This design comes from an exercise in tuning for small area, a short achievable clock period and few clock cycles per item on the open sky130 flow, not from production work.
RTL that was checked went through simulation tests only; none was proved equivalent to the original.
Some runs may be left out. An edit can pass the tests and still lose a function that they never use.
Function not checked in run 2: the RTL went through the layout flow alone.

===== design/flow/run.sh =====
#!/bin/bash
# synth_recipe.tcl (not shown) runs the flow's synth.tcl, then flattens the netlist and writes it again
# the make line also repeats each setting of config.mk as NAME=value (left out here)
make -C /OpenROAD-flow-scripts/flow DESIGN_CONFIG=/design/flow/config.mk WORK_HOME=/design/flow/orfs CLKGATE_MAP_FILE= SYNTH_SCRIPT=/design/flow/synth_recipe.tcl finish

===== design/flow/config.mk =====
export PLATFORM = sky130hd
export DESIGN_NAME = CNN
export DESIGN_NICKNAME = CNN
export VERILOG_FILES = /design/flow/design.v
export SDC_FILE = /design/flow/constraint.sdc
export NUM_CORES = 4
export LEC_CHECK = 0
export CAP_MARGIN = 20
export CORE_MARGIN = 2
export CORE_UTILIZATION = 40
export SLEW_MARGIN = 20

===== design/flow/constraint.sdc =====
create_clock -name core_clock -period 18.0 [get_ports {clk}]
set_input_delay 3.6000 -clock core_clock [delete_from_list [all_inputs] [get_ports {clk}]]
set_output_delay 3.6000 -clock core_clock [all_outputs]
set_load 0.01 [all_outputs]

===== design/flow/design.v =====
module CNN(
    input                           clk,
    input                           rst_n,
    input                           in_valid,
    input      signed   [15:0]      in_data,
    input                           opt,
    output reg                      out_valid, 
    output reg signed   [15:0]      out_data	
);
reg signed [15:0] ifmap_Buffer[0:5][0:5];   
reg signed [15:0] kernel_Buffer[0:8];  
reg [5:0] count;
reg [2:0] state, next_state;
reg signed [15:0] conv_layer[0:15];
reg signed [15:0] relu_layer[0:15];
reg opt_reg;
genvar i;
parameter IDLE = 'd0;
parameter READ = 'd1;
parameter CAL  = 'd2;
parameter OUT  = 'd3;
always @(posedge clk or negedge rst_n) begin
    if(!rst_n)begin
        state <= IDLE;
    end
    else begin
        state <= next_state;
    end 
end
always @(*) begin
    case(state)
        IDLE:begin
            if(in_valid)begin
                next_state <= READ;
            end
            else begin
                next_state <= IDLE;
            end
        end
        READ:begin
            if(count == 'd44)begin
                next_state <= CAL;
            end
            else begin
                next_state <= READ;
            end
        end
        CAL:begin
            if(count == 'd16)begin
                next_state <= OUT;
            end
            else begin
                next_state <= CAL;
            end
        end
        OUT:begin
            if(count == 'd3)begin
                next_state <= IDLE;
            end
            else begin
                next_state <= OUT;
            end
        end
        default : next_state <= IDLE;
    endcase
end
always @(posedge clk) begin
    if(in_valid && count == 0)begin
        opt_reg <= opt;
    end
end
always@(posedge clk) begin
	if(in_valid && (count < 36 && count >= 0))begin
        ifmap_Buffer[count/6][count%6] <= in_data;
    end
end
always@(posedge clk) begin
    if(in_valid && (count < 45 && count >= 36))begin
        kernel_Buffer[count - 'd36] <= in_data;
    end
end
always@(posedge clk or negedge rst_n) begin
	if(!rst_n) begin
		count <= 'd0;
	end
    else if(count == 'd44 && state == READ) begin
		count <= 'd0;
	end 
	else if(in_valid) begin
		count <= count + 'd1;
	end 
	else if(count == 'd16 && state == CAL) begin
		count <= 'd0;
	end
    else if(count == 'd3 && state == OUT) begin
		count <= 'd0;
	end  
    else if(state == CAL || state == OUT) begin
		count <= count + 'd1;
	end                  
	else begin
		count <= count;
	end 
end
wire [2:0] row = count[4:2];
wire [2:0] col = count[1:0];
always@(posedge clk) begin
    if(count < 16 && state == CAL)begin
        conv_layer[count] <= ifmap_Buffer[row  ][col  ] * kernel_Buffer[0] +
                             ifmap_Buffer[row  ][col+1] * kernel_Buffer[1] +
                             ifmap_Buffer[row  ][col+2] * kernel_Buffer[2] +
                             ifmap_Buffer[row+1][col  ] * kernel_Buffer[3] +
                             ifmap_Buffer[row+1][col+1] * kernel_Buffer[4] +
                             ifmap_Buffer[row+1][col+2] * kernel_Buffer[5] +
                             ifmap_Buffer[row+2][col  ] * kernel_Buffer[6] +
                             ifmap_Buffer[row+2][col+1] * kernel_Buffer[7] +
                             ifmap_Buffer[row+2][col+2] * kernel_Buffer[8] ;
    end
end
generate
for(i = 0; i < 16; i = i + 1)begin
    always @(posedge clk) begin
        if(!opt_reg)begin
            if(conv_layer[i][15])begin
                relu_layer[i] <= 0;
            end
            else begin
                relu_layer[i] <= conv_layer[i];      
            end
        end
        else begin
            relu_layer[i] <= conv_layer[i];
        end
    end
end
endgenerate
wire signed [15:0] maxpool_l1 [0:7];
wire signed [15:0] maxpool_l2 [0:3];
assign maxpool_l1[0] = (relu_layer[0]  > relu_layer[1])  ? relu_layer[0]  : relu_layer[1];
assign maxpool_l1[1] = (relu_layer[2]  > relu_layer[3])  ? relu_layer[2]  : relu_layer[3];
assign maxpool_l1[2] = (relu_layer[4]  > relu_layer[5])  ? relu_layer[4]  : relu_layer[5];
assign maxpool_l1[3] = (relu_layer[6]  > relu_layer[7])  ? relu_layer[6]  : relu_layer[7];
assign maxpool_l1[4] = (relu_layer[8]  > relu_layer[9])  ? relu_layer[8]  : relu_layer[9];
assign maxpool_l1[5] = (relu_layer[10] > relu_layer[11]) ? relu_layer[10] : relu_layer[11];
assign maxpool_l1[6] = (relu_layer[12] > relu_layer[13]) ? relu_layer[12] : relu_layer[13];
assign maxpool_l1[7] = (relu_layer[14] > relu_layer[15]) ? relu_layer[14] : relu_layer[15];
assign maxpool_l2[0] = (maxpool_l1[0] > maxpool_l1[2]) ? maxpool_l1[0] : maxpool_l1[2];
assign maxpool_l2[1] = (maxpool_l1[1] > maxpool_l1[3]) ? maxpool_l1[1] : maxpool_l1[3];
assign maxpool_l2[2] = (maxpool_l1[4] > maxpool_l1[6]) ? maxpool_l1[4] : maxpool_l1[6];
assign maxpool_l2[3] = (maxpool_l1[5] > maxpool_l1[7]) ? maxpool_l1[5] : maxpool_l1[7];
always@(posedge clk or negedge rst_n) begin
    if(!rst_n)begin
        out_valid <= 0;
    end
    else if(state == OUT)begin
        out_valid <= 1;
    end
    else begin
        out_valid <= 0;
    end
end
always@(posedge clk or negedge rst_n) begin
    if(!rst_n)begin
        out_data <= 0;
    end
    else if(state == OUT)begin
        out_data <= maxpool_l2[count];
    end
    else begin
        out_data <= 0;
    end
end
endmodule

==> reports/results.ini, run 1 <==
[timing]
maxSlewHeadroom=0.171
period_needed_ps=16010
hold_violations=0
drv_slew=0
fin_skew_ps=95.4
grt_setup_unrepaired=no

[global_routing]
grt_usage=0.268
gr-total-overflow=0
antenna_found_initial=24
grt_pass1_wl_mm=533
grt_pass1_vias=74700

[setup_path]
crit_type=register to register
slowest_stage=a211oi_1

[clock_network]
numClockSinks=1258
cts_tree=done
cts_buffers=155

[run_status]
status=finished clean

[yosys]
synth_edf_count=977
ys_warn_count=2
synthArstFlopShare=0.0199
synthTopCellsByArea=edfxtp_1 27%, fa_1 17%, mux4_2 16%
synthCells=8762
synthesis.area_um2=108000
ys_ff_latch=1258

[floorplan]
core_region_area_um2=270000
die-area_um2=275000
die_w_um=525
start_util=0.401

[finish]
layout_common_cells=1230 x inv_1, 977 x edfxtp_1, 913 x fa_1
drive_gt1_frac=0.172
final_nets=10400

[routing]
post_drt_wl_per_cell_um=29.7
viasPerCell=5.89
wl_mm=370

Testbench counts for the RTL of run 1, summed over its fixed seeds: cycles 64,320, items 960.
[run 1: cell type report]
class	instances	area (um^2)
Antenna cell	8	20.0
Fill cell	24600	152000
Clock inverter	79	830
Sequential cell	1258	35100
Clock buffer	189	4090
Multi-Input combinational cell	5834	67300
Timing Repair Buffer	266	2140
Tap cell	3570	4470
Inverter	1232	4620
[run 1: metal layers]
metal,up-vias,GRT usage,share of wire
met5,-,0,0.00013
met4,8,0.146,0.069
met2,4143,0.415,0.45
li1,30400,-,-
met1,37800,0.343,0.38
met3,938,0.0683,0.11
[run 1: cells by family (layout without fill, tap and decap cells)]
group | Yosys count | count (layout) | share of synthesized area
and+or+nand+nor | 2097 | 2097 | 0.0974
buffers and inverters | 1670 | 1766 | 0.0640
adders and majority gates | 1586 | 1586 | 0.247
DFF | 1258 | 1258 | 0.324
muxes | 1178 | 1178 | 0.199
AOI/OAI and AO/OA | 621 | 621 | 0.0382
xor gates and xnor gates | 352 | 352 | 0.0312
other | 0 | 8 | 0
[run 1: worst paths after layout]
kind | slack (ps) | cells after the start | end | from
setup / recovery | 1990 | 43 | conv_layer[14][15] | count[2]
hold / removal | 360 | 1 | relu_layer[14][3] | conv_layer[14][3]
setup reg to reg | 1990 | 43 | conv_layer[14][15] | count[2]
hold reg to reg | 360 | 1 | relu_layer[14][3] | conv_layer[14][3]
max in group asynchronous | 14510 | 2 | out_data[10] | rst_n
min in group asynchronous | 3150 | 2 | count[3] | rst_n
[run 1: per-stage QoR]
| stage | util | instance area [um^2] | worst slack, ps | hold WS, ps | instances |
|---|---|---|---|---|---|
| 4_1_cts | 0.438 | 118000 | 2150 | 344 | 12400 |
| 6_report | 0.438 | 119000 | 1990 | 357 | 12400 |
| 3_3_place_gp | 0.420 | 114000 | 2420 | 422 | 12200 |
| 2_1_floorplan | - | 108000 | 3670 | 420 | 8762 |
| 3_5_place_dp | 0.420 | 114000 | 2270 | 424 | 12200 |
| 5_1_grt | 0.438 | 119000 | 1250 | 377 | 12400 |
**Run 1: pin placement**

Scale: 1 px per um. Pins as bars across the die edge, other pins in grey.
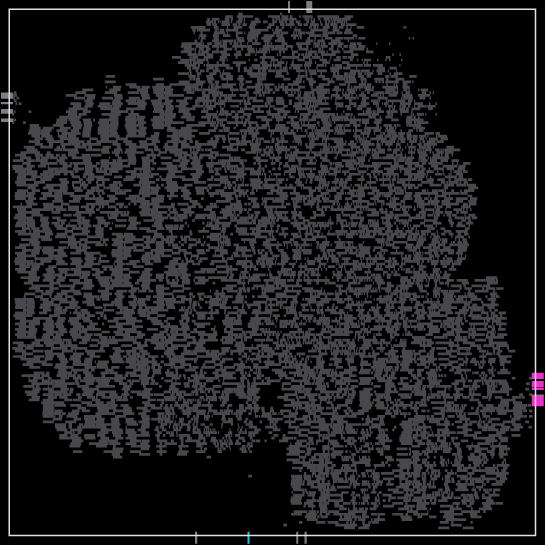
Magenta stands for `out_data`, pins 16, direction output, edge right. Cyan stands for `in_valid`, pins 1, direction input, edge bottom.
overall die height: 525 um
I/O Buffers: 36

**Run 1: metal 1**

Scale: 1 px per um. Supply wires on this layer in grey. Cells faint in the background.
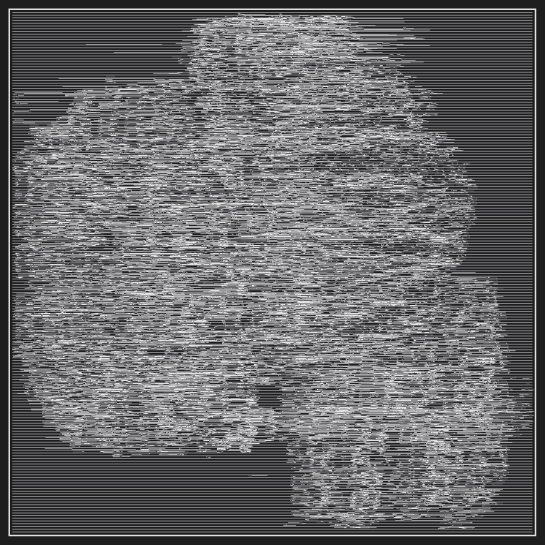
The longest straight run is 108 um. 9750 nets have wire on it. The wires run mostly horizontal. The layer carries 140 mm of wire.

**Run 1: clock wiring as the flow saved it**

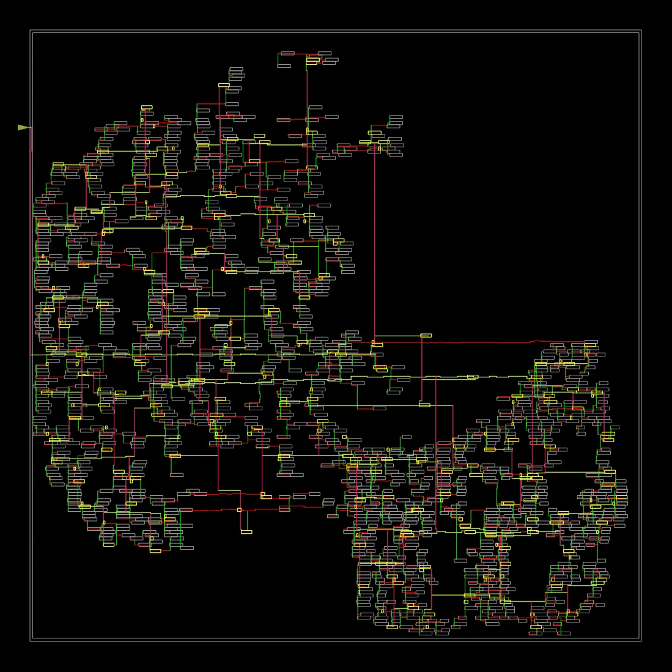
clock buf count: 189
FFs & Latches: 1258

**Run 1: layout detail**

Window x 252 to 272, y 357 to 377 um. Cells in grey, sequential cells in the stronger grey; small squares are vias.
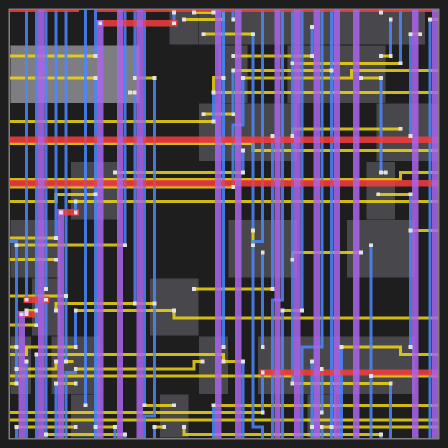

## Run 2: large edit since run 1, in outline
design/flow/design.v: 173 -> 4144 lines; modules unchanged: 0
  CNN: edited, 173 -> 4144 lines
--- a/design/flow/config.mk
+++ b/design/flow/config.mk
@@ -6,4 +6,5 @@
 export NUM_CORES = 4
 export LEC_CHECK = 0
+export ABC_CLOCK_PERIOD_IN_PS = 4500
 export CAP_MARGIN = 20
 export CORE_MARGIN = 2
**Run 2: layout detail**

Window x 183 to 203, y 261 to 281 um. Cells in grey, sequential cells in the stronger grey; small squares are vias.
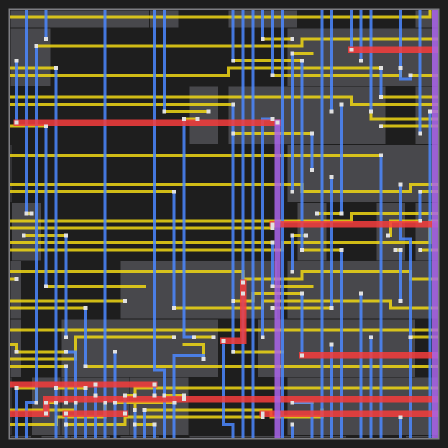
Yellow stands for M1. Red stands for M3. Purple stands for M4. Blue stands for M2.
Sequential cells in the window: 0. Most frequent: fa_1 (8), inv_1 (4). 15 logic cells have their middle in the window.

**Run 2: metal 1**

Scale: 1.5 px per um. Supply wires on this layer in grey. Cells faint in the background.
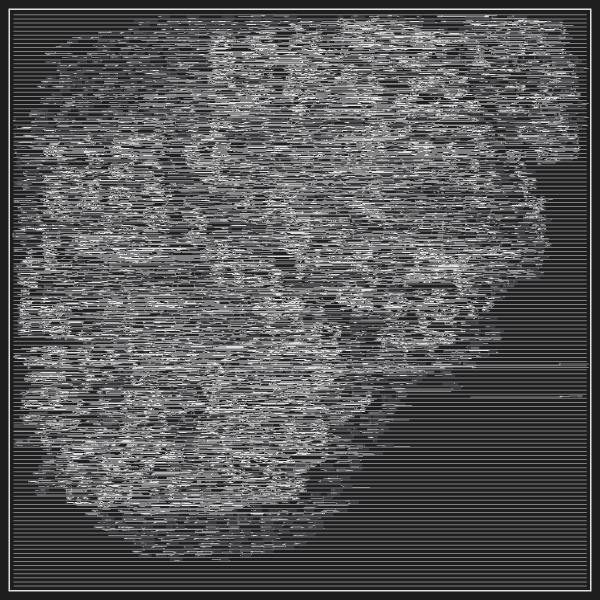
The wires run mostly horizontal. The layer carries 79.0 mm of wire. The layer holds 41% of the routed length.
vias: 45700
met1 Track Usage GR: 0.347

==> reports/results.ini, run 2 <==
[setup_path]
slowest_stage=edfxtp_1
crit_type=register to register
worstReg2RegEnd=sa1[15]
endpoint=sa1[15]
r2r_slack_ps=11100
rr_worst_depth=24

[yosys]
synthTopCellsByArea=dfxtp_1 22%, fa_1 19%, edfxtp_1 11%
ys_ff_latch=857

[floorplan]
start_util=0.403
die_h_um=387
core_region_area_um2=146000

[clock_network]
cts_tree=done
cts_buffers=94
numClockSinks=857

[finish]
design_area_um2=63200
nFillCells=13900
layout_common_cells=641 x nand2_1, 634 x dfxtp_1, 547 x fa_1
fin_cells=7964

[timing]
hold_violations=0
fin_skew_ps=74.2
period_needed_ps=6900

[min_path]
worstHoldEndpoint=ring[14][14]
min_path_cells=0

[global_routing]
grt_usage=0.254
gr-total-overflow=0

[run_status]
status=finished clean

[routing]
viasPerCell=5.74

[placement]
dpl_cell_area_um2=59900

**Run 2: clock wiring as the flow saved it**

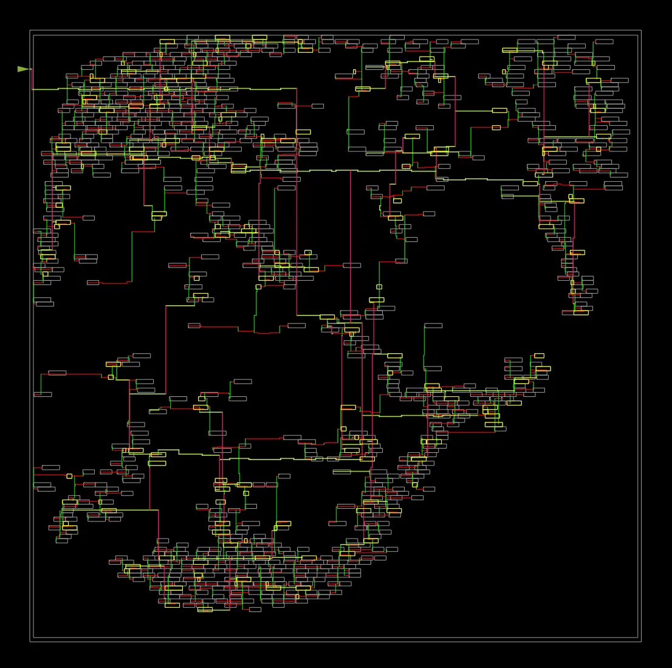
FFs & Latches: 857

[run 2: cell count changes after synthesis, sizes merged, moves of 203 or more]
cell,previous run,this run
edfxtp,977,209
and2,677,78
inv,1231,534
nand2,881,641
dfxtp,256,640
fa,918,547
a22oi,1,204
o21ai,136,373
a21oi,108,453
mux4,768,0
mux2i,273,53
ha,668,72
[run 2: metrics by stage]
step | hold slack, ps | setup slack (ps) | utilization
6_report | 318 | 11100 | 0.434
5_1_grt | 319 | 10660 | 0.434
4_1_cts | 316 | 10960 | 0.434
3_5_place_dp | 312 | 10980 | 0.411
3_3_place_gp | 310 | 10930 | 0.411
2_1_floorplan | 310 | 11850 | -
[run 2: worst reg2reg max path, cell delays in order (launching register included)]
cell and delay [ps]:
edfxtp_1 980, nor2b_1 610, nand2_1 100, o21ai_0 110, a21oi_1 150, fa_1 610, inv_1 70, fa_1 440
fa_1 550, inv_1 50, fa_1 520, inv_1 60, fa_1 530, inv_1 50, fa_1 420, inv_1 100
fa_1 210, xnor2_1 150, xnor2_1 170, xnor2_1 160, xnor2_1 150, xnor2_1 100, xnor2_1 270, xnor2_2 150
xnor2_1 130
[run 2: cell families after synthesis]
| kind of cell | Yosys count | share of synthesized area |
|---|---|---|
| AO/OA/AOI/OAI | 1611 | 0.174 |
| AND/OR/NAND/NOR | 1430 | 0.114 |
| buffers and inverters | 1149 | 0.0750 |
| flip-flops | 857 | 0.329 |
| adder cells (fa/ha/maj) | 745 | 0.224 |
| XOR/XNOR | 429 | 0.0654 |
| multiplexers | 105 | 0.0190 |
[run 2: layout make-up]
class	count	area [um^2]	area share
Timing Repair Buffer	153	1210	0.0192
Sequential cell	857	19300	0.306
Clock inverter	55	601	0.00951
Clock buffer	121	2660	0.0421
Inverter	538	2020	0.0320
Multi-Input combinational cell	4320	35000	0.554
Tap cell	1917	2400	0.0380
Antenna cell	3	7.51	0.000119
[run 2: layer usage]
layer | vias to the layer above | GRT usage | wire length, um
met3 | 406 | 0.0401 | 17700
li1 | 20700 | - | -
met4 | 4 | 0.122 | 10800
met2 | 2337 | 0.395 | 86900
met5 | - | 0 | 29
met1 | 22200 | 0.347 | 79000

==> what the ideal ports hide <==
No port has a modelled driver above. Below, the same layouts with a new extraction and two added sets of constraints. Step 1 sets driving cells, clkbuf_16 on the clock port and buf_2 on the other inputs (assumed; they add their load-dependent delay and slew). Step 2 adds t to the input delays and takes it off the output delays; t is the mean of the earliest and latest rising clock arrival at the registers after step 1. Input paths then give back, and output paths get back, about the clock's delay inside the block. a / b / c = ideal / step 1 / step 2; a / b = the first two.
| run | t (ns) | setup WS [ns] | hold WS [ns] | worst setup path after step 2 | pins driven straight from the clock port |
|---|---|---|---|---|---|
| run 1 | 0.918 | 1.994 / 1.994 / 1.994 | 0.357 / 0.357 / 0.357 | register to register | 1 |
| run 2 | 0.781 | 11.098 / 11.098 / 11.098 | 0.318 / 0.318 / 0.318 | register to register | 1 |
After both steps every run listed still meets setup and hold.
